Source: an optimization exercise on an open RTL-to-GDS flow (aim: small area, a short achievable clock period and few clock cycles per item). Production flows keep margins and buffers that such runs may drop. At most, simulation tests tie the RTL to the original design; equivalence was not proved. Not every run is shown, and edits may drop behaviour that the tests do not exercise. For runs 2 and 3, only the layout was checked, not whether the RTL still works.

`flow/config.mk`:
```
export PLATFORM = sky130hd
export DESIGN_NAME = IntMul
export DESIGN_NICKNAME = IntMul
export VERILOG_FILES = /design/flow/design.v
export SDC_FILE = /design/flow/constraint.sdc
export NUM_CORES = 4
export LEC_CHECK = 0
export CAP_MARGIN = 20
export CORE_MARGIN = 2
export CORE_UTILIZATION = 45
export SLEW_MARGIN = 20
```
`flow/constraint.sdc`:
```
create_clock -name core_clock -period 10.0 [get_ports {i_clk}]
set_input_delay 2.0000 -clock core_clock [delete_from_list [all_inputs] [get_ports {i_clk}]]
set_output_delay 2.0000 -clock core_clock [all_outputs]
set_load 0.01 [all_outputs]
```
`flow/design.v`:
```
`timescale 1ns/10ps
module IntMul (
    input logic i_clk,                                       
    input logic i_nrst,                                      
    input logic i_ena,                                       
    input logic i_unsigned,                                  
    input logic i_hsu,                                       
    input logic i_high,                                      
    input logic i_rv32,                                      
    input logic [63:0] i_a1,                                 
    input logic [63:0] i_a2,                                 
    output logic [63:0] o_res,                               
    output logic o_valid                                     
);
logic r_busy, rin_busy;
logic [3:0] r_ena, rin_ena;
logic [63:0] r_a1, rin_a1;
logic [63:0] r_a2, rin_a2;
logic r_unsign, rin_unsign;
logic r_high, rin_high;
logic r_rv32, rin_rv32;
logic r_zero, rin_zero;
logic r_inv, rin_inv;
logic [127:0] r_result, rin_result;
logic [68:0] r_lvl1 [0:15];
logic [68:0] rin_lvl1 [0:15];
logic [82:0] r_lvl3 [0:3];
logic [82:0] rin_lvl3 [0:3];
always_comb
begin: comb_proc
    logic [63:0] vb_a1;
    logic [63:0] vb_a2;
    logic [1:0] wb_mux_lvl0;
    logic [65:0] wb_lvl0 [0:31];
    logic [73:0] wb_lvl2 [0:7];
    logic [99:0] wb_lvl4 [0:1];
    logic [127:0] wb_lvl5;
    logic [127:0] wb_res32;
    logic [63:0] wb_res;
    logic [63:0] vb_a1s;
    logic [63:0] vb_a2s;
    logic v_a1s_nzero;
    logic v_a2s_nzero;
    logic v_ena;
    vb_a1 = 0;
    vb_a2 = 0;
    wb_mux_lvl0 = 0;
    for (int i = 0; i < 32; i++) begin
        wb_lvl0[i] = '0;
    end
    for (int i = 0; i < 8; i++) begin
        wb_lvl2[i] = '0;
    end
    for (int i = 0; i < 2; i++) begin
        wb_lvl4[i] = '0;
    end
    wb_lvl5 = 0;
    wb_res32 = 0;
    wb_res = 0;
    vb_a1s = 0;
    vb_a2s = 0;
    v_a1s_nzero = 0;
    v_a2s_nzero = 0;
    v_ena = 0;
    rin_busy = r_busy;
    rin_ena = r_ena;
    rin_a1 = r_a1;
    rin_a2 = r_a2;
    rin_unsign = r_unsign;
    rin_high = r_high;
    rin_rv32 = r_rv32;
    rin_zero = r_zero;
    rin_inv = r_inv;
    rin_result = r_result;
    for (int i = 0; i < 16; i++) begin
        rin_lvl1[i] = r_lvl1[i];
    end
    for (int i = 0; i < 4; i++) begin
        rin_lvl3[i] = r_lvl3[i];
    end
    if ((|i_a1[62: 0]) == 1'b1) begin
        v_a1s_nzero = 1'b1;
    end
    if ((v_a1s_nzero && i_a1[63]) == 1'b1) begin
        vb_a1s = ((~i_a1) + 1);
    end else begin
        vb_a1s = i_a1;
    end
    if ((|i_a2[62: 0]) == 1'b1) begin
        v_a2s_nzero = 1'b1;
    end
    if ((v_a2s_nzero && i_a2[63]) == 1'b1) begin
        vb_a2s = ((~i_a2) + 1);
    end else begin
        vb_a2s = i_a2;
    end
    v_ena = (i_ena && (~r_busy));
    rin_ena = {r_ena[2: 0], v_ena};
    if (i_ena == 1'b1) begin
        rin_busy = 1'b1;
        rin_inv = 1'b0;
        rin_zero = 1'b0;
        if (i_rv32 == 1'b1) begin
            vb_a1 = i_a1[31: 0];
            if ((i_unsigned == 1'b0) && (i_a1[31] == 1'b1)) begin
                vb_a1[63: 32] = '1;
            end
            vb_a2 = i_a2[31: 0];
            if ((i_unsigned == 1'b0) && (i_a2[31] == 1'b1)) begin
                vb_a2[63: 32] = '1;
            end
        end else if (i_high == 1'b1) begin
            if (i_hsu == 1'b1) begin
                if (((|i_a1) == 1'b0) || ((|i_a2) == 1'b0)) begin
                    rin_zero = 1'b1;
                end
                rin_inv = i_a1[63];
                vb_a1 = vb_a1s;
                vb_a2 = i_a2;
            end else if (i_unsigned == 1'b1) begin
                vb_a1 = i_a1;
                vb_a2 = i_a2;
            end else begin
                rin_zero = ((~(|i_a1)) || (~(|i_a2)));
                rin_inv = (i_a1[63] ^ i_a2[63]);
                vb_a1 = vb_a1s;
                vb_a2 = vb_a2s;
            end
        end else begin
            vb_a1 = i_a1;
            vb_a2 = i_a2;
        end
        rin_a1 = vb_a1;
        rin_a2 = vb_a2;
        rin_rv32 = i_rv32;
        rin_unsign = i_unsigned;
        rin_high = i_high;
    end
    if (r_ena[0] == 1'b1) begin
        for (int i = 0; i < 32; i++) begin
            wb_mux_lvl0 = r_a2[(2 * i) +: 2];
            if (wb_mux_lvl0 == 2'h0) begin
                wb_lvl0[i] = '0;
            end else if (wb_mux_lvl0 == 2'h1) begin
                wb_lvl0[i] = {2'h0, r_a1};
            end else if (wb_mux_lvl0 == 2'h2) begin
                wb_lvl0[i] = {1'h0, r_a1, 1'h0};
            end else begin
                wb_lvl0[i] = ({2'h0, r_a1}
                        + {1'h0, r_a1, 1'h0});
            end
        end
        for (int i = 0; i < 16; i++) begin
            rin_lvl1[i] = ({1'h0, wb_lvl0[((2 * i) + 1)], 2'h0}
                    + {3'h0, wb_lvl0[(2 * i)]});
        end
    end
    if (r_ena[1] == 1'b1) begin
        for (int i = 0; i < 8; i++) begin
            wb_lvl2[i] = ({r_lvl1[((2 * i) + 1)], 4'h0}
                    + r_lvl1[(2 * i)]);
        end
        for (int i = 0; i < 4; i++) begin
            rin_lvl3[i] = ({wb_lvl2[((2 * i) + 1)], 8'h00}
                    + wb_lvl2[(2 * i)]);
        end
    end
    if (r_ena[2] == 1'b1) begin
        rin_busy = 1'b0;
        for (int i = 0; i < 2; i++) begin
            wb_lvl4[i] = ({r_lvl3[((2 * i) + 1)], 16'h0000}
                    + r_lvl3[(2 * i)]);
        end
        wb_lvl5 = ({wb_lvl4[1], 32'h00000000}
                + wb_lvl4[0]);
        if (r_rv32 == 1'b1) begin
            wb_res32[31: 0] = wb_lvl5[31: 0];
            if ((r_unsign == 1'b1) || (wb_lvl5[31] == 1'b0)) begin
                wb_res32[127: 32] = '0;
            end else begin
                wb_res32[127: 32] = '1;
            end
            rin_result = wb_res32;
        end else if (r_high == 1'b1) begin
            if (r_zero == 1'b1) begin
                rin_result = '0;
            end else if (r_inv == 1'b1) begin
                rin_result = ((~wb_lvl5) + 128'd1);
            end else begin
                rin_result = wb_lvl5;
            end
        end else begin
            rin_result = wb_lvl5;
        end
    end
    wb_res = r_result[63: 0];
    if (r_high == 1'b1) begin
        wb_res = r_result[127: 64];
    end
    if (i_nrst == 1'b0) begin
        rin_busy = 1'h0;
        rin_ena = 4'h0;
        rin_a1 = 64'h0000000000000000;
        rin_a2 = 64'h0000000000000000;
        rin_unsign = 1'h0;
        rin_high = 1'h0;
        rin_rv32 = 1'h0;
        rin_zero = 1'h0;
        rin_inv = 1'h0;
        rin_result = '0;
        for (int i = 0; i < 16; i++) begin
            rin_lvl1[i] = '0;
        end
        for (int i = 0; i < 4; i++) begin
            rin_lvl3[i] = '0;
        end
    end
    o_res = wb_res;
    o_valid = r_ena[3];
end: comb_proc
always_ff @(posedge i_clk) begin: rg_proc
    r_busy <= rin_busy;
    r_ena <= rin_ena;
    r_a1 <= rin_a1;
    r_a2 <= rin_a2;
    r_unsign <= rin_unsign;
    r_high <= rin_high;
    r_rv32 <= rin_rv32;
    r_zero <= rin_zero;
    r_inv <= rin_inv;
    r_result <= rin_result;
    for (int i = 0; i < 16; i++) begin
        r_lvl1[i] <= rin_lvl1[i];
    end
    for (int i = 0; i < 4; i++) begin
        r_lvl3[i] <= rin_lvl3[i];
    end
end: rg_proc
endmodule
```
`flow/run.sh`:
```
#!/bin/bash
# synth_recipe.tcl (not shown) runs the flow's synth.tcl, then flattens the netlist and writes it again
# the make line also repeats each setting of config.mk as NAME=value (left out here)
make -C /OpenROAD-flow-scripts/flow DESIGN_CONFIG=/design/flow/config.mk WORK_HOME=/design/flow/orfs CLKGATE_MAP_FILE= SYNTH_SCRIPT=/design/flow/synth_recipe.tcl finish
```
==> run_1/floorplan.png <==
Pins as bars on the die edge. Tap cells in gray.
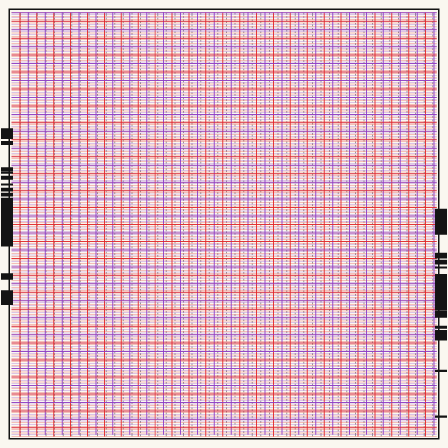
legend:
  red:
    net: VSS
  purple:
    net: VDD
rows: 250
met4 straps: 50
chip height: 687 um
Die X: 687 um
floorplan core area: 464000 um2

==> run_1/class_map.png <==
Scale bar: 200 um.
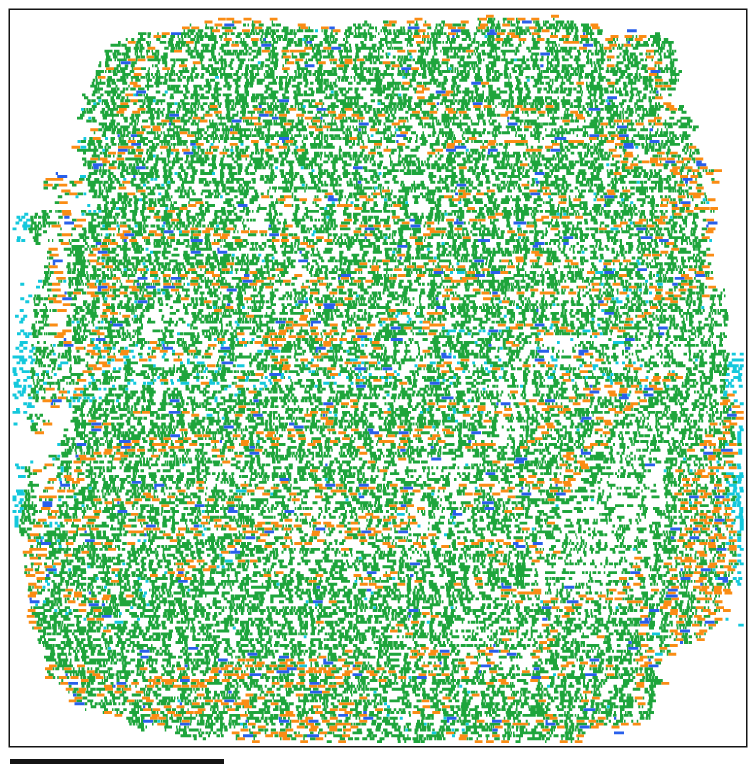
legend:
  orange:
    class: registers
    cells: 1698
    share_of_their_area: 16%
  blue:
    class: clock drivers and dummy loads
    cells: 423
    share_of_their_area: 3.6%
  cyan:
    class: remaining buffers and delay cells
    cells: 765
    share_of_their_area: 3.0%
  green:
    class: remaining logic cells
    cells: 22828
    share_of_their_area: 78%
Site Rows: 250
Util after Layout: 0.487
post-route cell area: 226000 um2
Seq/total area: 0.152

==> impl_metrics.yaml, run 1 <==
yosys:
  ys_warn_count: 8
  synth-edff-count: 0
  ys_seq_area_frac: 0.162
  async_flop_share: 0
  synth_ff_type: "dfxtp_1"
  synth-seq-cells: 1698
  synthCells: 26500
  synth_area_um2: 210000
  synth.avg_cell_area_um2: 7.92
sta:
  fin_crit_ns: 9.62
  clock.fmax_ghz: 0.104
  rsz0062_at_grt: "no"
  hold_ws_ns: 0.411
  setup_violations: 0
  tns_ns: 0
  slew_headroom: 0.143
  slew_viol_final: 0
  fin_crit_sh: 0.962
  hold_violations: 0
drt:
  first_iter_violations: 21900
  routed_wl_um: 856000
  firstDrtPassIters: 8
  viasPerCell: 6.39
  drc: 0
  ant_nets: 0
die:
  pin_count: 200
  start_util: 0.452
cts:
  cts.path.max_buffers: 4
  cts_buffers: 229
  cts.sinks: 1698
  postCtsSetupBuffers: 0
  cts-htree-levels: 4
  clkTransAtPathRegs_ns: 0.06
  postCtsHoldBufs: 0
  cts_root_buf: "clkbuf_16"
  cts_tree: "done"
place:
  place_inst: 31500
  hpwl_um: 652000
  place_area_um2: 218000
  gp_congestion: 1.02
worst_hold_path:
  min_from: "r_busy"
  hp-class: "reg2reg"
worst_setup_path:
  criticalPathCategory: "reg2reg"
  critPathRequiredTime_ns: 10.82
  r2r_start: "r_a1[1]"
  path_max_fanout: 33
  startpoint: "r_a1[1]"
  arrival_ns: 10.44
  crit_slowest_cell: "a311oi_1"
  cp-end-kind: "flop"
  worst_setup_path_start_kind: "flop"
run:
  max-cap-violations: 0
layout:
  drive_above_1_share: 0.130
  layout.cells.non_filler: 31900
  nNetsFinal: 27800
  syn_to_final_growth_pct: 7.63
grt:
  grt_use_total: 0.345
  grt_pass1_wl_um: 1260000
  antenna_found_initial: 66
  grt_overflow: 0
  grt_max_degree: 168
  grt_pass1_vias: 185000
status:
  outcome: "timing/DRC/antenna clean"
Testbench counts for the RTL of run 1, summed over its fixed seeds: cycles 16,008, ops 4,000.
==> run_1/clock_wires.png <==
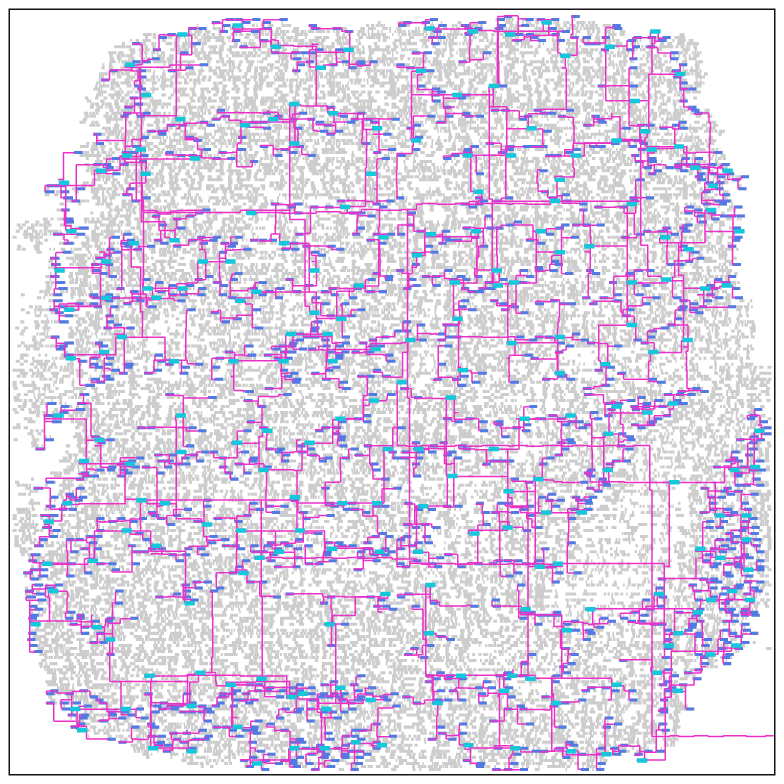
legend:
  cyan:
    item: clock-net drivers
    count: 229
  blue:
    item: flip-flops
    count: 1698
  magenta:
    item: clock wires
    length: 32.9 mm
flops lie: all over the die
routed clock nets: 230
Worst Skew: 0.0561 ns
worst-skew pair later-pin latency: 1.01 ns

==> run_1/layers.png <==
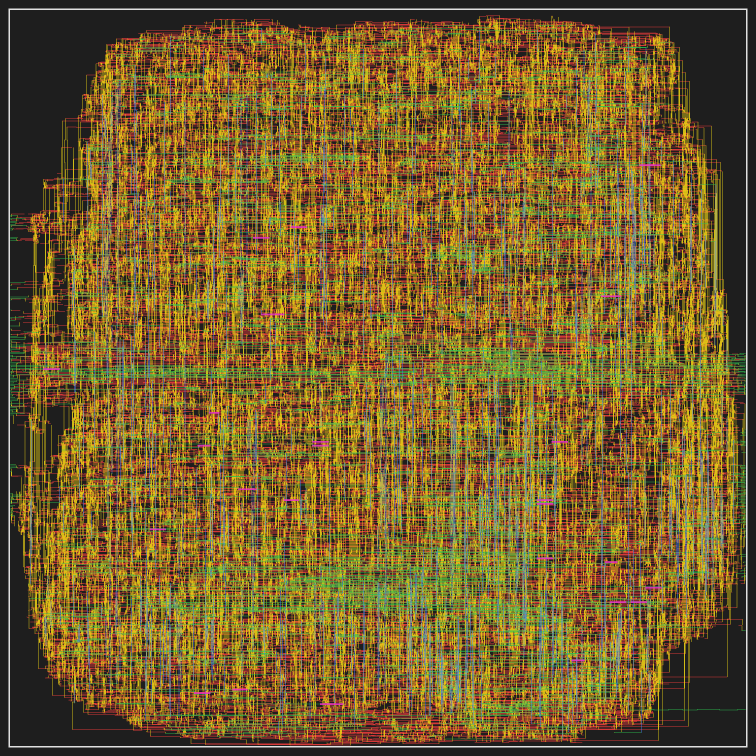
legend:
  green:
    layer: M3
    wire_length: 82.7 mm
  red:
    layer: M1
    wire_length: 386 mm
  magenta:
    layer: M5
    wire_length: 351 um
  yellow:
    layer: M2
    wire_length: 350 mm
  blue:
    layer: M4
    wire_length: 36.7 mm
Via Count: 204000
wire per inst: 26.8 um

==> run 1: kinds of logic after synthesis <==
logic type / synth area share
compound gates: 0.281
xor+xnor: 0.0761
flops: 0.162
fa+ha+maj: 0.140
mux: 0.142
simple gates: 0.141
buf+inv: 0.0581
==> run 1: through the flow <==
step           worst slack [ns]   util
2_1_floorplan              2.16      -
5_1_grt                 0.00173  0.487
6_report                  0.377  0.487
3_3_place_gp              0.285  0.469
4_1_cts                   0.291  0.487
3_5_place_dp              0.411  0.469
==> run 1: synth_stat cells (all sizes together), types with 281 or more instances <==
cell type  count  area share
ha          1841        0.11
mux2        1863        0.10
nor2b        302      0.0090
a21o        1156       0.041
nand2b       282      0.0084
nor2        2588       0.046
nand3        401      0.0097
xnor2       1218       0.051
mux2i        883       0.042
inv         1238       0.022
a21oi       2110       0.050
a211oi       281       0.010
nor3         313      0.0076
nand2       1353       0.024
dfxtp       1698        0.16
fa           322       0.031
o21ai       1240       0.030
clkbuf      1835       0.033
o21bai       319       0.011
xor2         605       0.025
a22o        1926       0.080
==> run 1: placed cells by master, fill, tap and decap left out, types with 274 or more instances in the layout <==
cell type  synthesis  layout
nor2_1          2587    2578
a21oi_1         2108    2106
a22o_1          1926    1926
mux2_2          1863    1863
ha_1            1841    1840
dfxtp_1         1698    1567
nand2_1         1352    1348
inv_1           1237    1236
o21ai_0         1232    1229
xnor2_1         1217    1159
a21o_1          1156    1156
mux2i_1          883     883
xor2_1           605     593
buf_4              0     548
nand3_1          397     397
fa_1             322     321
o21bai_1         319     319
nor3_1           309     304
nand2b_1         282     281
nor2b_1          302     274
==> run 1: sequential cells by signal (all words and copies together), names as in the netlist, 4 cells and up <==
signal / count
r_lvl1: 1103
r_lvl3: 329
r_result: 128
r_a1: 64
r_a2: 64
r_ena: 4
==> run 1: final cells by class <==
type	count	area (um2)
clock inverter	114	1360
antenna	27	67.6
fill	45900	238000
clock buffer	309	6570
multi-input combinational	21600	165000
sequential	1698	34300
tap	6174	7720
inverter	1240	4670
timing repair buffer	765	6470
==> run 1: path summary, 6_finish.rpt <==
kind	slack (ns)	cells after the start	endpoint
worst min-delay path	0.41	1	r_ena[0]
worst max-delay path	0.38	33	r_lvl1[2][64]
worst min register to register	0.41	1	r_ena[0]
worst max register to register	0.38	33	r_lvl1[2][64]
==> run 1: layer usage <==
| metal | wire (um) | global-route usage | part of all wire |
|---|---|---|---|
| met4 | 36700 | 0.129 | 0.043 |
| met2 | 350000 | 0.500 | 0.41 |
| met1 | 386000 | 0.489 | 0.45 |
| met3 | 82700 | 0.0834 | 0.097 |
| met5 | 350 | 0 | 0.00041 |
==> run 1: critical path: cells and delay by family (launching register included) <==
kind,cells,cell delay [ns]
compound gates,21,6.00
buf+inv,3,0.93
simple gates,4,0.77
fa+ha+maj,2,0.75
flops,1,0.35
xor+xnor,2,0.32
mux,1,0.26
## Run 2: large edit since run 1, in outline
flow/design.v: 239 -> 2140 lines; modules unchanged: 0
  IntMul: edited, 238 -> 2131 lines
  mul_fa: new, 4 lines
  mul_ha: new, 4 lines
==> module mul_ha as of run 2 <==
module mul_ha (input logic a, input logic b, output logic s, output logic co);
    assign s = a ^ b;
    assign co = a & b;
endmodule
==> module mul_fa as of run 2 <==
module mul_fa (input logic a, input logic b, input logic c, output logic s, output logic co);
    assign s = a ^ b ^ c;
    assign co = (a & b) | (a & c) | (b & c);
endmodule
--- a/flow/config.mk
+++ b/flow/config.mk
@@ -6,6 +6,9 @@
 export NUM_CORES = 4
 export LEC_CHECK = 0
+export ABC_AREA = 1
 export CAP_MARGIN = 20
 export CORE_MARGIN = 2
 export CORE_UTILIZATION = 45
 export SLEW_MARGIN = 20
+export SYNTH_HIERARCHICAL = 1
+export SYNTH_MINIMUM_KEEP_SIZE = 0
==> run_2/clock_wires.png <==
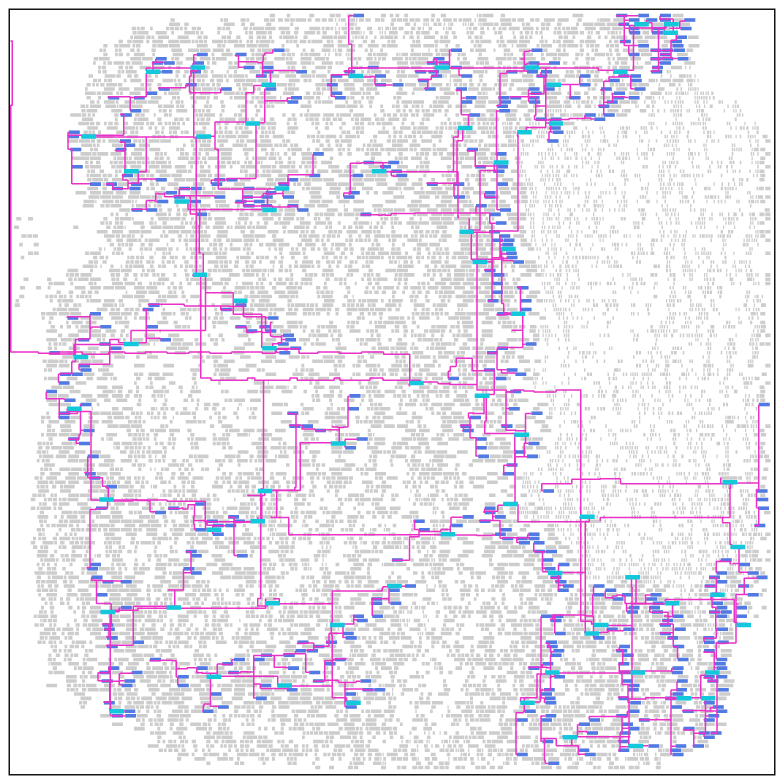
legend:
  cyan:
    item: clock-net drivers
    count: 70
  blue:
    item: flip-flops
    count: 502
  magenta:
    item: clock wires
    length: 10000 um
flops lie: all over the die

==> run_2/class_map.png <==
Scale bar: 100 um.
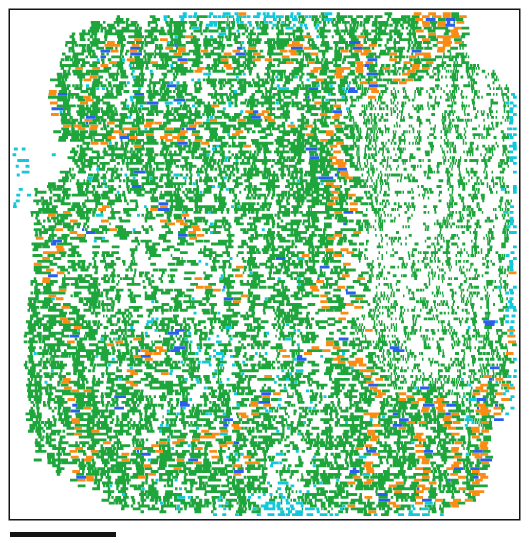
legend:
  green:
    class: remaining logic cells
    cells: 9974
    share_of_their_area: 84%
  orange:
    class: registers
    cells: 502
    share_of_their_area: 9.5%
  cyan:
    class: remaining buffers and delay cells
    cells: 522
    share_of_their_area: 4.4%
  blue:
    class: clock drivers and dummy loads
    cells: 125
    share_of_their_area: 2.5%
Seq/total area: 0.0916
floorplan core area: 227000 um2
Util after Layout: 0.484
Site Rows: 175
post-route cell area: 110000 um2

==> run_2/congestion_map.png <==
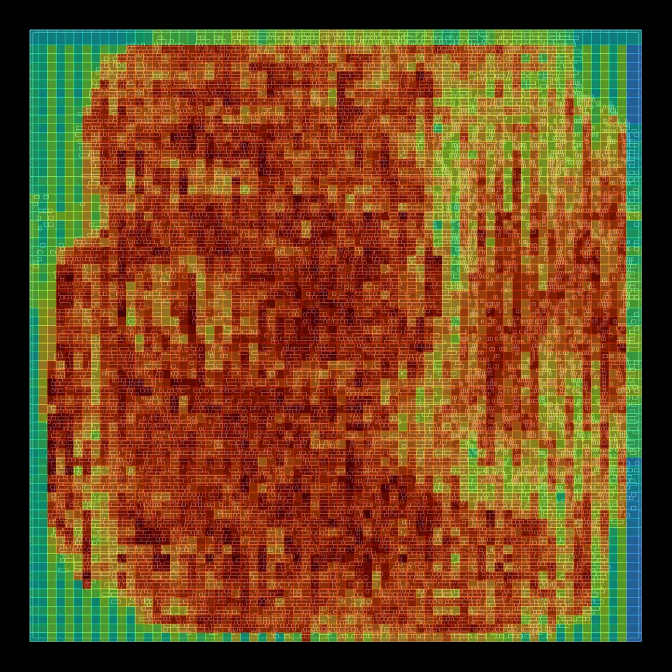
Top Usage Layer GRT: met2
wire per inst: 39.7 um
GRT met2 Usage: 0.665
M1 GR Usage: 0.545

==> impl_metrics.yaml, run 2 <==
layout:
  layout.cells.non_filler: 14200
  syn_to_final_growth_pct: 7.27
  final_common_cell: "xor2_1"
  nNetsFinal: 13400
  layout_common_cells: "xor2_1, o22ai_1, fa_1"
  seq_area_um2: 10100
  largest-register: "r_cs"
  drive_above_1_share: 0.0567
yosys:
  synth-seq-cells: 502
  synth_area_um2: 102000
  synth_ff_type: "dfxtp_1"
  async_flop_share: 0
  synthCells: 11500
  yosys.area.top_type: "fa_1"
grt:
  grt_pass1_vias: 101000
  antenna_found_initial: 38
  grt_max_degree: 66
worst_hold_path:
  whs_path_depth: 1
  hold_path_end: "r_cs[26]"
  min_from: "i_a2[9]"
cts:
  cts.sinks: 502
  cts.path.max_buffers: 3
  cts_tree: "done"
place:
  gp_congestion: 1.08
  place_inst: 14000
worst_setup_path:
  crit_slowest_cell: "ha_1"
  critPathRequiredTime_ns: 8.00
  criticalPathCategory: "reg2out"
  arrival_ns: 6.30
status:
  outcome: "timing/DRC/antenna clean"
sta:
  fin_crit_ns: 8.30
  slew_viol_final: 0
  clock.fmax_ghz: 0.120
  setup_violations: 0
  hold_violations: 0
  tns_ns: 0
  fin_crit_sh: 0.830
die:
  die_w_um: 481
  start_util: 0.451
drt:
  ant_nets: 0
  viasPerCell: 6.96
-- run 2: cells by family (layout without fill, tap and decap cells) --
logic type,count (synthesis),count (layout),share of synthesized area
flops,502,502,0.0982
compound gates,2459,2459,0.148
buf+inv,2000,1545,0.0750
other cells,1,50,0.0000366
simple gates,2357,2357,0.0900
xor+xnor,2022,2022,0.173
fa+ha+maj,2206,2206,0.415
-- run 2: through the flow --
stage / hold WS (ns) / instance area [um2] / setup WS [ns] / util
after floorplan: 2.03 / 102000 / 3.80 / -
after global placement: 2.41 / 107000 / 2.29 / 0.472
after detailed placement: 2.42 / 107000 / 2.34 / 0.472
after CTS: 1.61 / 110000 / 1.87 / 0.484
after global routing: 1.65 / 110000 / 1.68 / 0.484
final: 1.65 / 110000 / 1.70 / 0.484
-- run 2: area by class of cell --
cell class              count  share of cell area
diodes                     18            0.000410
clock buffers              94              0.0180
clock inverters            31             0.00590
inverters                 898              0.0308
multi-input cells        9076               0.777
flip-flops and latches    502              0.0916
well taps                3009              0.0343
repair buffers            522              0.0425
-- run 2: critical path: cells and delay by family, from the launching register on --
kind	cells	cell delay, ns
AOI/OAI and AO/OA	2	0.46
and+or+nand+nor	8	2.07
buffers and inverters	1	0.61
DFF	1	0.33
adders and majority gates	3	2.05
-- run 2: routing by layer --
layer | vias to the layer above | track usage | wire, um
li1 | 37100 | - | -
met1 | 48300 | 0.545 | 188000
met2 | 9892 | 0.665 | 223000
met3 | 3203 | 0.256 | 94600
met4 | 56 | 0.368 | 55300
met5 | - | 0.00808 | 695
-- run 2: per-module statistics from Yosys (local to each module, per instance) --
module / cell area, um2 / cells inside / flip-flops and latches / times used
IntMul: 61400 / 9468 / 502 / 1
mul_fa: 20.0 / 1 / 0 / 1985
mul_ha: 12.5 / 1 / 0 / 94
-- run 2: how the worst max path moves through the flow --
stage / from / to / slack, ns / depth (start not counted)
after floorplan: i_a2[9] / r_cs[274] / 3.80 / 12
after global placement: i_a2[1] / r_cs[194] / 2.29 / 9
after global routing: r_cs[227] / o_res[30] / 1.68 / 14
after detailed placement: i_a2[1] / r_cs[206] / 2.34 / 11
final: r_cs[227] / o_res[30] / 1.70 / 14
after CTS: r_cs[235] / o_res[30] / 1.87 / 14
==> run 3: changes to the inputs <==
--- a/flow/design.v
+++ b/flow/design.v
@@ -2120,11 +2120,17 @@
 wire [127:0] rs = {n4156, n4154, n4152, n4150, n4148, n4146, n4144, n4142, n4140, n4138, n4136, n4134, n4132, n4130, n4128, n4126, n4124, n4122, n4120, n4118, n4116, n4114, n4112, n4110, n4108, n4106, n4104, n4102, n4100, n4098, n4096, n4094, n4092, n4090, n4088, n4086, n4084, n4082, n4080, n4078, n4076, n4074, n4072, n4070, n4068, n4066, n4064, n4062, n4060, n4058, n4056, n4054, n4052, n4050, n4048, n4046, n4044, n4042, n4040, n4038, n4036, n4034, n4032, n4030, n4028, n4026, n4024, n4022, n4020, n4018, n4016, n4014, n4012, n4010, n4008, n4006, n4004, n4002, n4000, n3998, n3996, n3994, n3992, n3990, n3988, n3986, n3984, n3982, n3980, n3978, n3976, n3974, n3972, n3970, n3968, n3966, n3964, n3962, n3960, n3958, n3956, n3954, n3952, n3950, n3948, n3946, n3944, n3942, n3940, n3938, n3936, n3934, n3932, n3930, n3928, n3926, n3924, n3922, n3920, n3918, n3916, n3914, n3912, n3910, n3908, n3907, r_cs[2], r_cs[0]};
 wire [127:0] rc = {n4157, n4155, n4153, n4151, n4149, n4147, n4145, n4143, n4141, n4139, n4137, n4135, n4133, n4131, n4129, n4127, n4125, n4123, n4121, n4119, n4117, n4115, n4113, n4111, n4109, n4107, n4105, n4103, n4101, n4099, n4097, n4095, n4093, n4091, n4089, n4087, n4085, n4083, n4081, n4079, n4077, n4075, n4073, n4071, n4069, n4067, n4065, n4063, n4061, n4059, n4057, n4055, n4053, n4051, n4049, n4047, n4045, n4043, n4041, n4039, n4037, n4035, n4033, n4031, n4029, n4027, n4025, n4023, n4021, n4019, n4017, n4015, n4013, n4011, n4009, n4007, n4005, n4003, n4001, n3999, n3997, n3995, n3993, n3991, n3989, n3987, n3985, n3983, n3981, n3979, n3977, n3975, n3973, n3971, n3969, n3967, n3965, n3963, n3961, n3959, n3957, n3955, n3953, n3951, n3949, n3947, n3945, n3943, n3941, n3939, n3937, n3935, n3933, n3931, n3929, n3927, n3925, n3923, n3921, n3919, n3917, n3915, n3913, n3911, n3909, r_cs[5], 1'b0, r_cs[1]};
-wire [127:0] prod = rs + rc;
-wire e32 = r_sext & prod[31];
+wire [64:0] lo = {1'b0, rs[63:0]} + {1'b0, rc[63:0]};
+wire hi = r_high & ~r_rv32;
+wire [63:0] xs = hi ? rs[127:64] : rs[63:0];
+wire [63:0] xc = hi ? rc[127:64] : rc[63:0];
+wire cin = hi & lo[64];
+wire [64:0] sum1 = {xs, cin} + {xc, cin};
+wire [63:0] sum = sum1[64:1];
+wire e32 = r_sext & sum[31];
 always_comb begin
     if (r_rv32) begin
-        o_res = r_high ? {64{e32}} : {{32{e32}}, prod[31:0]};
+        o_res = r_high ? {64{e32}} : {{32{e32}}, sum[31:0]};
     end else begin
-        o_res = r_high ? prod[127:64] : prod[63:0];
+        o_res = sum;
     end
     o_valid = r_valid;
--- a/flow/config.mk
+++ b/flow/config.mk
@@ -9,5 +9,6 @@
 export CAP_MARGIN = 20
 export CORE_MARGIN = 2
-export CORE_UTILIZATION = 45
+export CORE_UTILIZATION = 55
+export SETUP_SLACK_MARGIN = 3.5
 export SLEW_MARGIN = 20
 export SYNTH_HIERARCHICAL = 1
==> run_3/layers.png <==
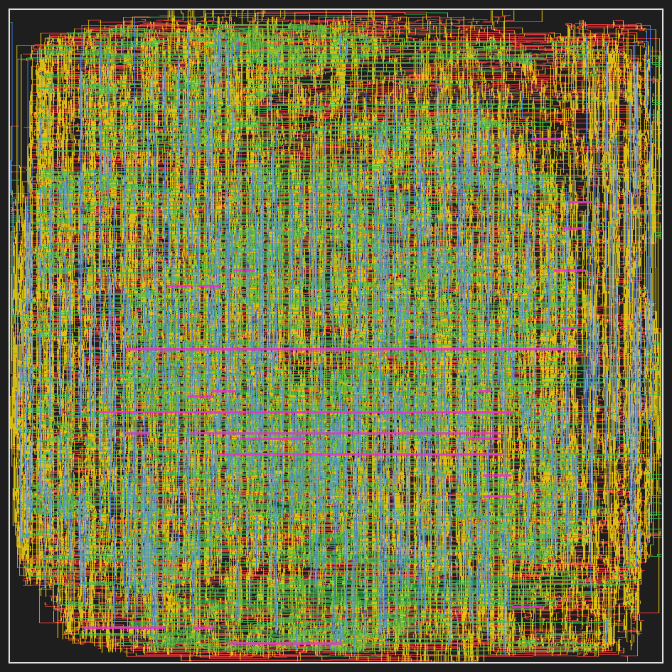
legend:
  green:
    layer: M3
    wire_length: 89.5 mm
  red:
    layer: M1
    wire_length: 157 mm
  blue:
    layer: M4
    wire_length: 51.7 mm
  magenta:
    layer: M5
    wire_length: 1350 um
  yellow:
    layer: M2
    wire_length: 192 mm
WL final: 492000 um
wire per inst: 42.0 um

==> run_3/class_map.png <==
Scale bar: 100 um.
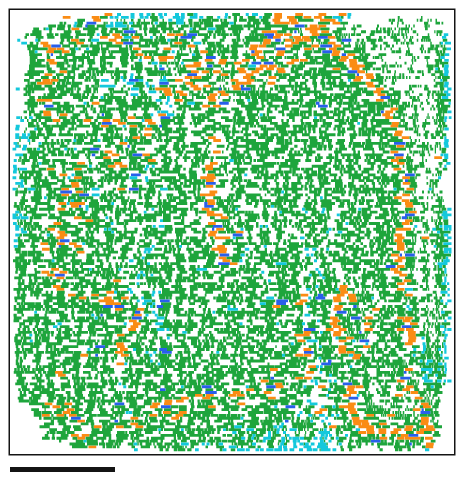
legend:
  cyan:
    class: remaining buffers and delay cells
    cells: 580
    share_of_their_area: 5.4%
  blue:
    class: clock drivers and dummy loads
    cells: 118
    share_of_their_area: 2.3%
  orange:
    class: registers
    cells: 502
    share_of_their_area: 10%
  green:
    class: remaining logic cells
    cells: 8173
    share_of_their_area: 82%
post-route cell area: 104000 um2
Seq/total area: 0.0968

==> run_3/floorplan.png <==
Pins as bars on the die edge. Tap cells in gray.
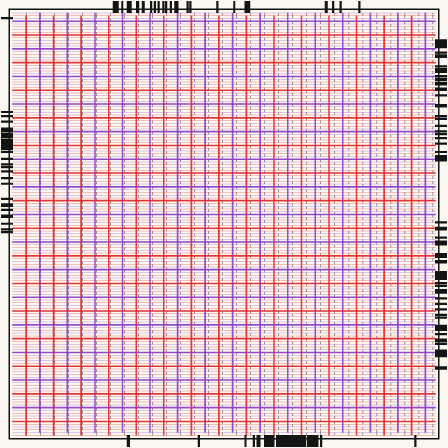
legend:
  red:
    net: VSS
  purple:
    net: VDD
met4 straps: 30
met5 straps: 30
tap cells: 2325
met1 rails: 154
Die X: 422 um
floorplan core area: 174000 um2
chip height: 422 um

==> impl_metrics.yaml, run 3 <==
yosys:
  synthCells: 9814
  synth_area_um2: 96000
  yosys.area.top_type: "fa_1"
  ys_warn_count: 7
  synth.avg_cell_area_um2: 9.78
  synth-seq-cells: 502
  ys_seq_area_frac: 0.105
  synthTopCellsByCount: "xor2_1, o22ai_1, fa_1"
  yosysMostFrequentCell: "xor2_1"
  synth_cell_types: 52
  synth-edff-count: 0
  async_flop_share: 0
  synth.top_cells.by_area: "fa_1, xor2_1, o22ai_1"
  synth_top_cell_area_share: 0.414
  synth_ff_type: "dfxtp_1"
grt:
  antenna_found_initial: 39
  met1_usage: 0.612
  grt_use_total: 0.544
  met3_usage: 0.319
  busiest_layer: "met2"
  grt_pass1_wl_um: 685000
  grt_max_degree: 80
  grtUsageMet2: 0.733
  grt_overflow: 0
  grt_pass1_vias: 93700
layout:
  largest-register: "r_cs"
  nNetsFinal: 11700
  largest_reg_flops: 498
  syn_to_final_growth_pct: 8.21
  final_common_cell: "xor2_1"
  drive_above_1_share: 0.0943
  layout.cells.non_filler: 11700
  layout_common_cells: "xor2_1, o22ai_1, fa_1"
place:
  hpwl_um: 325000
  io_buffer_count: 199
  place_area_um2: 99800
  place_inst: 11500
  gp_congestion: 1.09
worst_setup_path:
  cp_slowest_stage_delay_ns: 0.59
  path_max_fanout: 7
  crit_slowest_cell: "fa_1"
  worst_path_most_repeated_cell: "nand2_4"
  critPathRequiredTime_ns: 8.00
  arrival_ns: 5.90
  worst_setup_path_start_kind: "flop"
  criticalPathCategory: "reg2out"
  cp-end-kind: "primary output"
die:
  rows: 153
  start_util: 0.553
  die_area_um2: 178000
  pin_count: 200
drt:
  drc: 0
  vias: 90200
  ant_nets: 0
  first_iter_violations: 14900
  viasPerCell: 7.69
  firstDrtPassIters: 14
cts:
  cts_root_buf: "clkbuf_16"
  cts-htree-levels: 3
  postCtsHoldBufs: 0
  cts.sinks: 502
  cts_tree: "done"
  cts.path.max_buffers: 3
  cts_buffers: 67
  clkTransAtPathRegs_ns: 0.06
worst_hold_path:
  hold_path_end: "r_cs[26]"
  whs_path_depth: 1
  min_from: "i_a2[9]"
  hp-class: "in2reg"
sta:
  clock.fmax_ghz: 0.127
  setup_violations: 0
  rsz0062_at_grt: "yes"
  fin_crit_sh: 0.790
  fin_crit_ns: 7.90
  hold_violations: 0
  slew_viol_final: 0
  tightest_slew_ns: 1.27
  slew_headroom: 0.152
  tns_ns: 0
status:
  outcome: "timing/DRC/antenna clean"
run:
  max-cap-violations: 0
## run 3: per-module statistics from Yosys, one instance, submodules excluded
| module | flops+latches | times used |
|---|---|---|
| IntMul | 502 | 1 |
| mul_fa | 0 | 1985 |
| mul_ha | 0 | 94 |
## run 3: worst max-delay path, delay by kind of cell, from the launching register on
| family | cells | cell delay [ns] |
|---|---|---|
| AOI/OAI and AO/OA | 5 | 0.84 |
| xor gates and xnor gates | 1 | 0.12 |
| adders and majority gates | 4 | 1.76 |
| buffers and inverters | 6 | 0.70 |
| DFF | 1 | 0.31 |
| and+or+nand+nor | 14 | 1.45 |
## run 3: how the worst max path moves through the flow
stage               from  slack [ns]   endpoint
6_report       r_cs[245]        2.10  o_res[27]
5_1_grt         r_cs[73]        1.91  o_res[11]
4_1_cts         r_cs[85]        2.15  o_res[27]
3_5_place_dp   r_cs[243]        1.22  o_res[45]
3_3_place_gp   r_cs[243]        1.17  o_res[45]
2_1_floorplan  r_cs[243]        3.68  o_res[45]
## run 3: layout make-up
cell class              count  area [um2]
clock inverters            33         444
inverters                 251         952
multi-input cells        7921       82100
fillers                 15000       69700
repair buffers            580        5480
repair inverters            1        5.00
flip-flops and latches    502       10100
diodes                     28        70.1
clock buffers              85        1850
well taps                2325        2910
## run 3: kinds of logic (layout without fill, tap and decap cells)
logic type               count (synthesis)  in the layout  share of synthesized area
AO/OA/AOI/OAI                         2522           2527                      0.161
XOR/XNOR                              2103           2103                      0.192
adder cells (fa/ha/maj)               2205           2205                      0.443
buffers and inverters                 1433            950                     0.0564
flip-flops                             502            502                      0.105
other                                    1             60                  0.0000391
AND/OR/NAND/NOR                       1048           1054                     0.0433
## run 3: what timing repair did
item / in CTS / in global routing
resized for setup: 433 / 137
endpoints found under the setup margin: 218 / 215
setup buffers: 55 / 19
cloned: 11 / 1
pin swaps: 65 / 51
## run 3: layer usage
| layer | part of all wire | wire (um) |
|---|---|---|
| met5 | 0.0027 | 1350 |
| met4 | 0.10 | 51700 |
| met3 | 0.18 | 89500 |
| met2 | 0.39 | 192000 |
| met1 | 0.32 | 157000 |
## run 3: stage by stage
stage | hold WS, ns | setup slack [ns] | utilization
3_3_place_gp | 2.47 | 1.17 | 0.574
4_1_cts | 1.61 | 2.15 | 0.594
5_1_grt | 1.62 | 1.91 | 0.598
6_report | 1.62 | 2.10 | 0.598
3_5_place_dp | 2.47 | 1.22 | 0.575
2_1_floorplan | 2.03 | 3.68 | -
==> run 4: too many edits to list; what changed since run 3 <==
flow/design.v: 2146 -> 2920 lines; modules unchanged: 2
  IntMul: edited, 2137 -> 2911 lines
==> run_4/layers.png <==
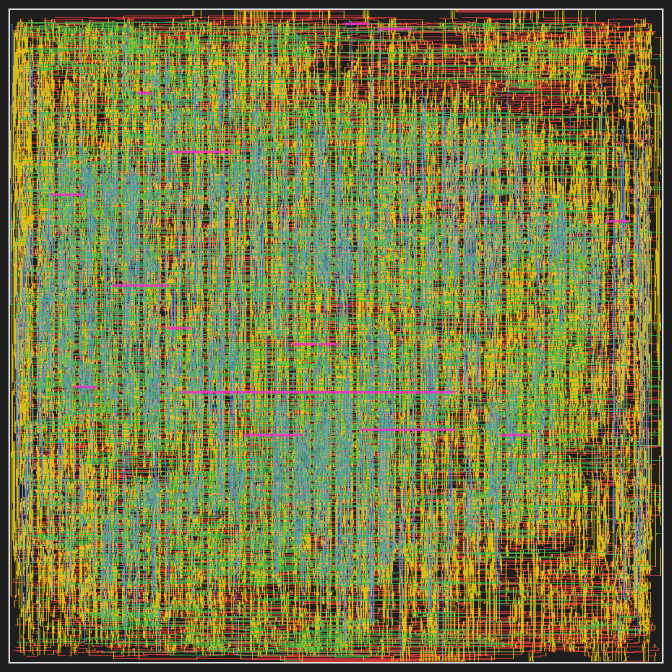
legend:
  green:
    layer: M3
    wire_length: 91.3 mm
  yellow:
    layer: M2
    wire_length: 187 mm
  red:
    layer: M1
    wire_length: 159 mm
  blue:
    layer: M4
    wire_length: 47.8 mm
  magenta:
    layer: M5
    wire_length: 487 um
WL final: 486000 um
Via Count: 89100
Global Route Usage Sum: 0.551
wire per inst: 42.1 um

==> run_4/floorplan.png <==
Pins as bars on the die edge. Tap cells in gray.
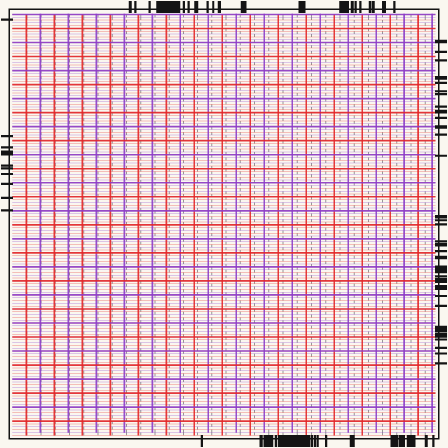
legend:
  purple:
    net: VDD
  red:
    net: VSS
met1 rails: 151
tap cells: 2204
floorplan core area: 167000 um2
chip height: 415 um
Die X: 415 um

==> run_4/clock_wires.png <==
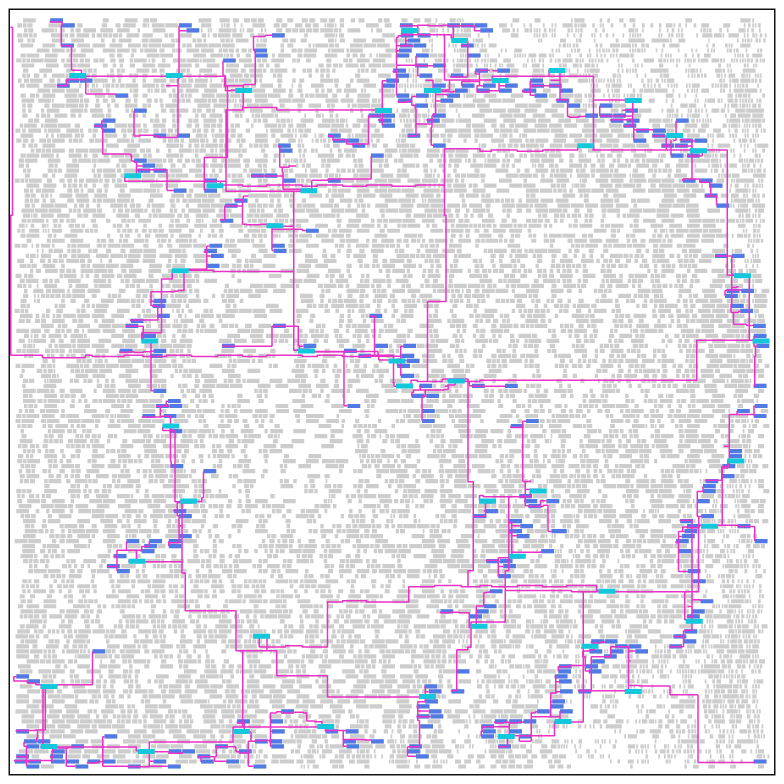
legend:
  blue:
    item: flip-flops
    count: 325
  magenta:
    item: clock wires
    length: 7120 um
  cyan:
    item: clock-net drivers
    count: 47
routed clock nets: 48
flops lie: all over the die

==> impl_metrics.yaml, run 4 <==
status:
  outcome: "timing/DRC/antenna clean"
grt:
  grt_pass1_wl_um: 673000
  grt_pass1_vias: 90600
  busiest_layer: "met2"
  grtUsageMet2: 0.736
  grt_overflow: 0
yosys:
  synth-edff-count: 0
  synth-seq-cells: 325
  yosys.area.top_type: "fa_1"
  ys_warn_count: 7
  synth_top_cell_area_share: 0.430
  async_flop_share: 0
  synth_cell_types: 46
cts:
  cts.path.max_buffers: 3
  clkTransAtPathRegs_ns: 0.07
  cts_buffers: 47
sta:
  hold_ws_ns: 1.80
  fin_crit_ns: 6.61
  clock.fmax_ghz: 0.151
  fin_crit_sh: 0.661
  worst_slack_ns: 3.39
  slew_viol_final: 0
  rsz0062_at_grt: "yes"
  tns_ns: 0
layout:
  nNetsFinal: 11600
  largest_reg_flops: 320
place:
  gp_congestion: 1.05
  io_buffer_count: 199
worst_setup_path:
  crit_end: "r_cs[165]"
  startpoint: "i_a1[61]"
  crit_family: "adder cells"
  path_max_fanout: 49
  cp_slowest_stage_delay_ns: 0.78
  critPathRequiredTime_ns: 10.58
  crit_slowest_cell: "clkdlybuf4s50_1"
drt:
  first_iter_violations: 16300
  viasPerCell: 7.72
die:
  die_area_um2: 172000
  pin_count: 200
run:
  max-cap-violations: 0
Testbench counts for the RTL of run 4, summed over its fixed seeds: cycles 4,008, ops 4,000.
## run 4: worst min path at each step
| stage | start | endpoint | slack [ns] | cells after the start |
|---|---|---|---|---|
| 6_report | i_nrst | r_valid | 1.80 | 3 |
| 5_1_grt | i_nrst | r_valid | 1.80 | 3 |
| 4_1_cts | i_nrst | r_valid | 1.79 | 3 |
| 3_5_place_dp | i_nrst | r_valid | 2.54 | 3 |
| 3_3_place_gp | i_nrst | r_valid | 2.52 | 3 |
| 2_1_floorplan | i_a2[1] | r_cs[1] | 2.03 | 0 |
## run 4: per-layer routing
layer | vias to the layer above | routed length (um)
li1 | 32200 | -
met4 | 30 | 47800
met5 | - | 486
met1 | 43700 | 159000
met2 | 10100 | 187000
met3 | 3213 | 91300
## run 4: final cells by class
class | instances | area (um2)
clock inverters | 34 | 502
flip-flops and latches | 325 | 6510
repair buffers | 589 | 6120
multi-input cells | 8040 | 83200
diodes | 16 | 40.0
well taps | 2204 | 2760
clock buffers | 52 | 1230
inverters | 288 | 1220
fillers | 14100 | 65800
## run 4: timing repair
item | CTS | global route
setup buffers | 77 | 25
pin swaps | 60 | 73
gates cloned | 16 | 4
endpoints found under the setup margin | 318 | 201
gates resized for setup | 401 | 372
## run 4: per-module statistics from Yosys, one instance, submodules excluded
module,cell area [um2],flip-flops and latches
mul_fa,20.0,0
IntMul,51900,325
mul_ha,12.5,0
## run 4: stage by stage
stage / utilization / area [um2] / instances
final: 0.607 / 102000 / 11500
after floorplan: - / 93000 / 9777
after global routing: 0.607 / 102000 / 11500
after global placement: 0.576 / 96400 / 11300
after CTS: 0.598 / 100000 / 11500
after detailed placement: 0.576 / 96500 / 11300
## run 4: cells by family (layout without fill, tap and decap cells)
| kind of cell | count (synthesis) | in the layout | synth area share |
|---|---|---|---|
| xor gates and xnor gates | 2016 | 2016 | 0.190 |
| adders and majority gates | 2199 | 2199 | 0.458 |
| AOI/OAI and AO/OA | 2394 | 2402 | 0.161 |
| other | 1 | 48 | 0.0000404 |
| DFF | 325 | 325 | 0.0700 |
| buffers and inverters | 1423 | 963 | 0.0592 |
| and+or+nand+nor | 1388 | 1391 | 0.0624 |

==> layout pictures side by side <==
Routing congestion map.
panel A
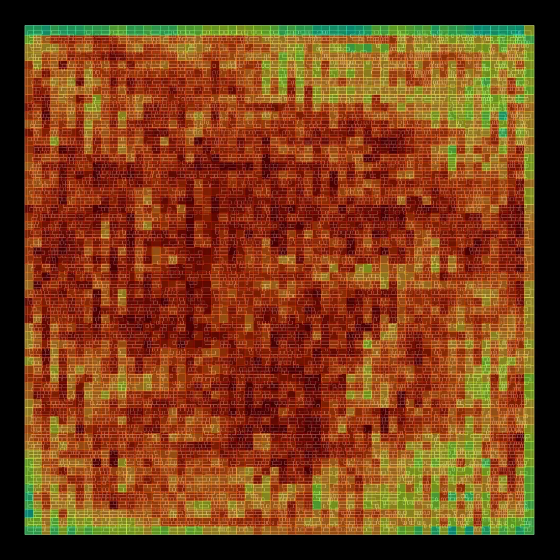
panel B
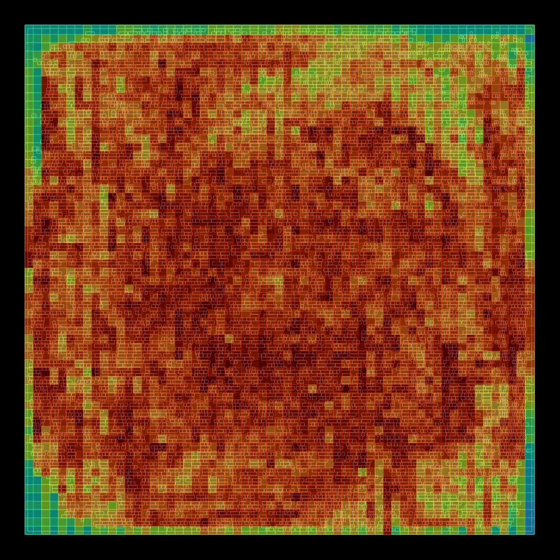
panel C
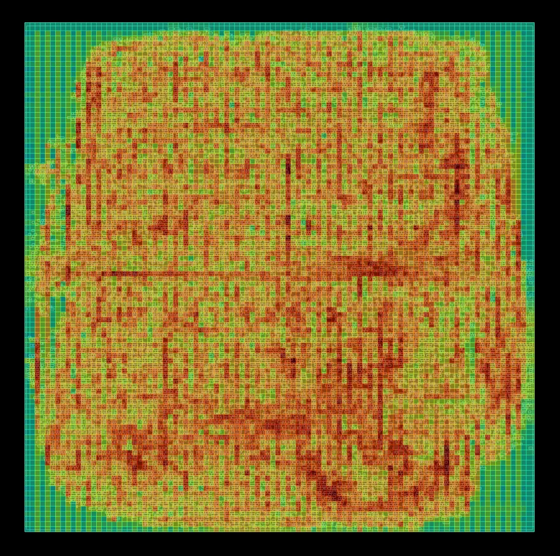
run 1: panel C
run 4: panel A
run 3: panel B
- least wire per cell: panel C
- lowest track usage: panel C

[port drivers added, routing unchanged]
How much do the figures lean on ideal ports? The routed layouts below were timed once more, with nothing changed but the port constraints.
Step 1: set_driving_cell puts a clkbuf_16 on i_clk and a buf_2 on each other input, an assumption about the parent block.
Step 2 moves the port delays by t, midway between the first and last clock arrival at a register: inputs arrive t later, outputs are due t later. That takes back most of the time a late clock gives input paths.
Three values: no drivers, after step 1, after step 2; two values: the first two.
| run | t (ns) | slack for setup (ns) | worst setup path at the end | latest minus earliest clock arrival (ns) | worst register clock-pin slew, ns |
|---|---|---|---|---|---|
| run 1 | 1.119 | 0.377 / 0.377 / 0.377 | register to register | 0.057 / 0.057 | 0.09 / 0.09 |
| run 2 | 0.851 | 1.698 / 1.599 / 1.919 | input to register | 0.061 / 0.061 | 0.08 / 0.08 |
| run 3 | 0.825 | 2.101 / 2.006 / 2.591 | input to register | 0.055 / 0.055 | 0.08 / 0.08 |
| run 4 | 0.825 | 3.386 / 3.288 / 2.634 | input to register | 0.062 / 0.062 | 0.07 / 0.07 |
After both steps every run listed still meets setup and hold. The setup slack of run 4, which loses most, moves by -0.098 ns with the drivers and by -0.752 ns with both steps.
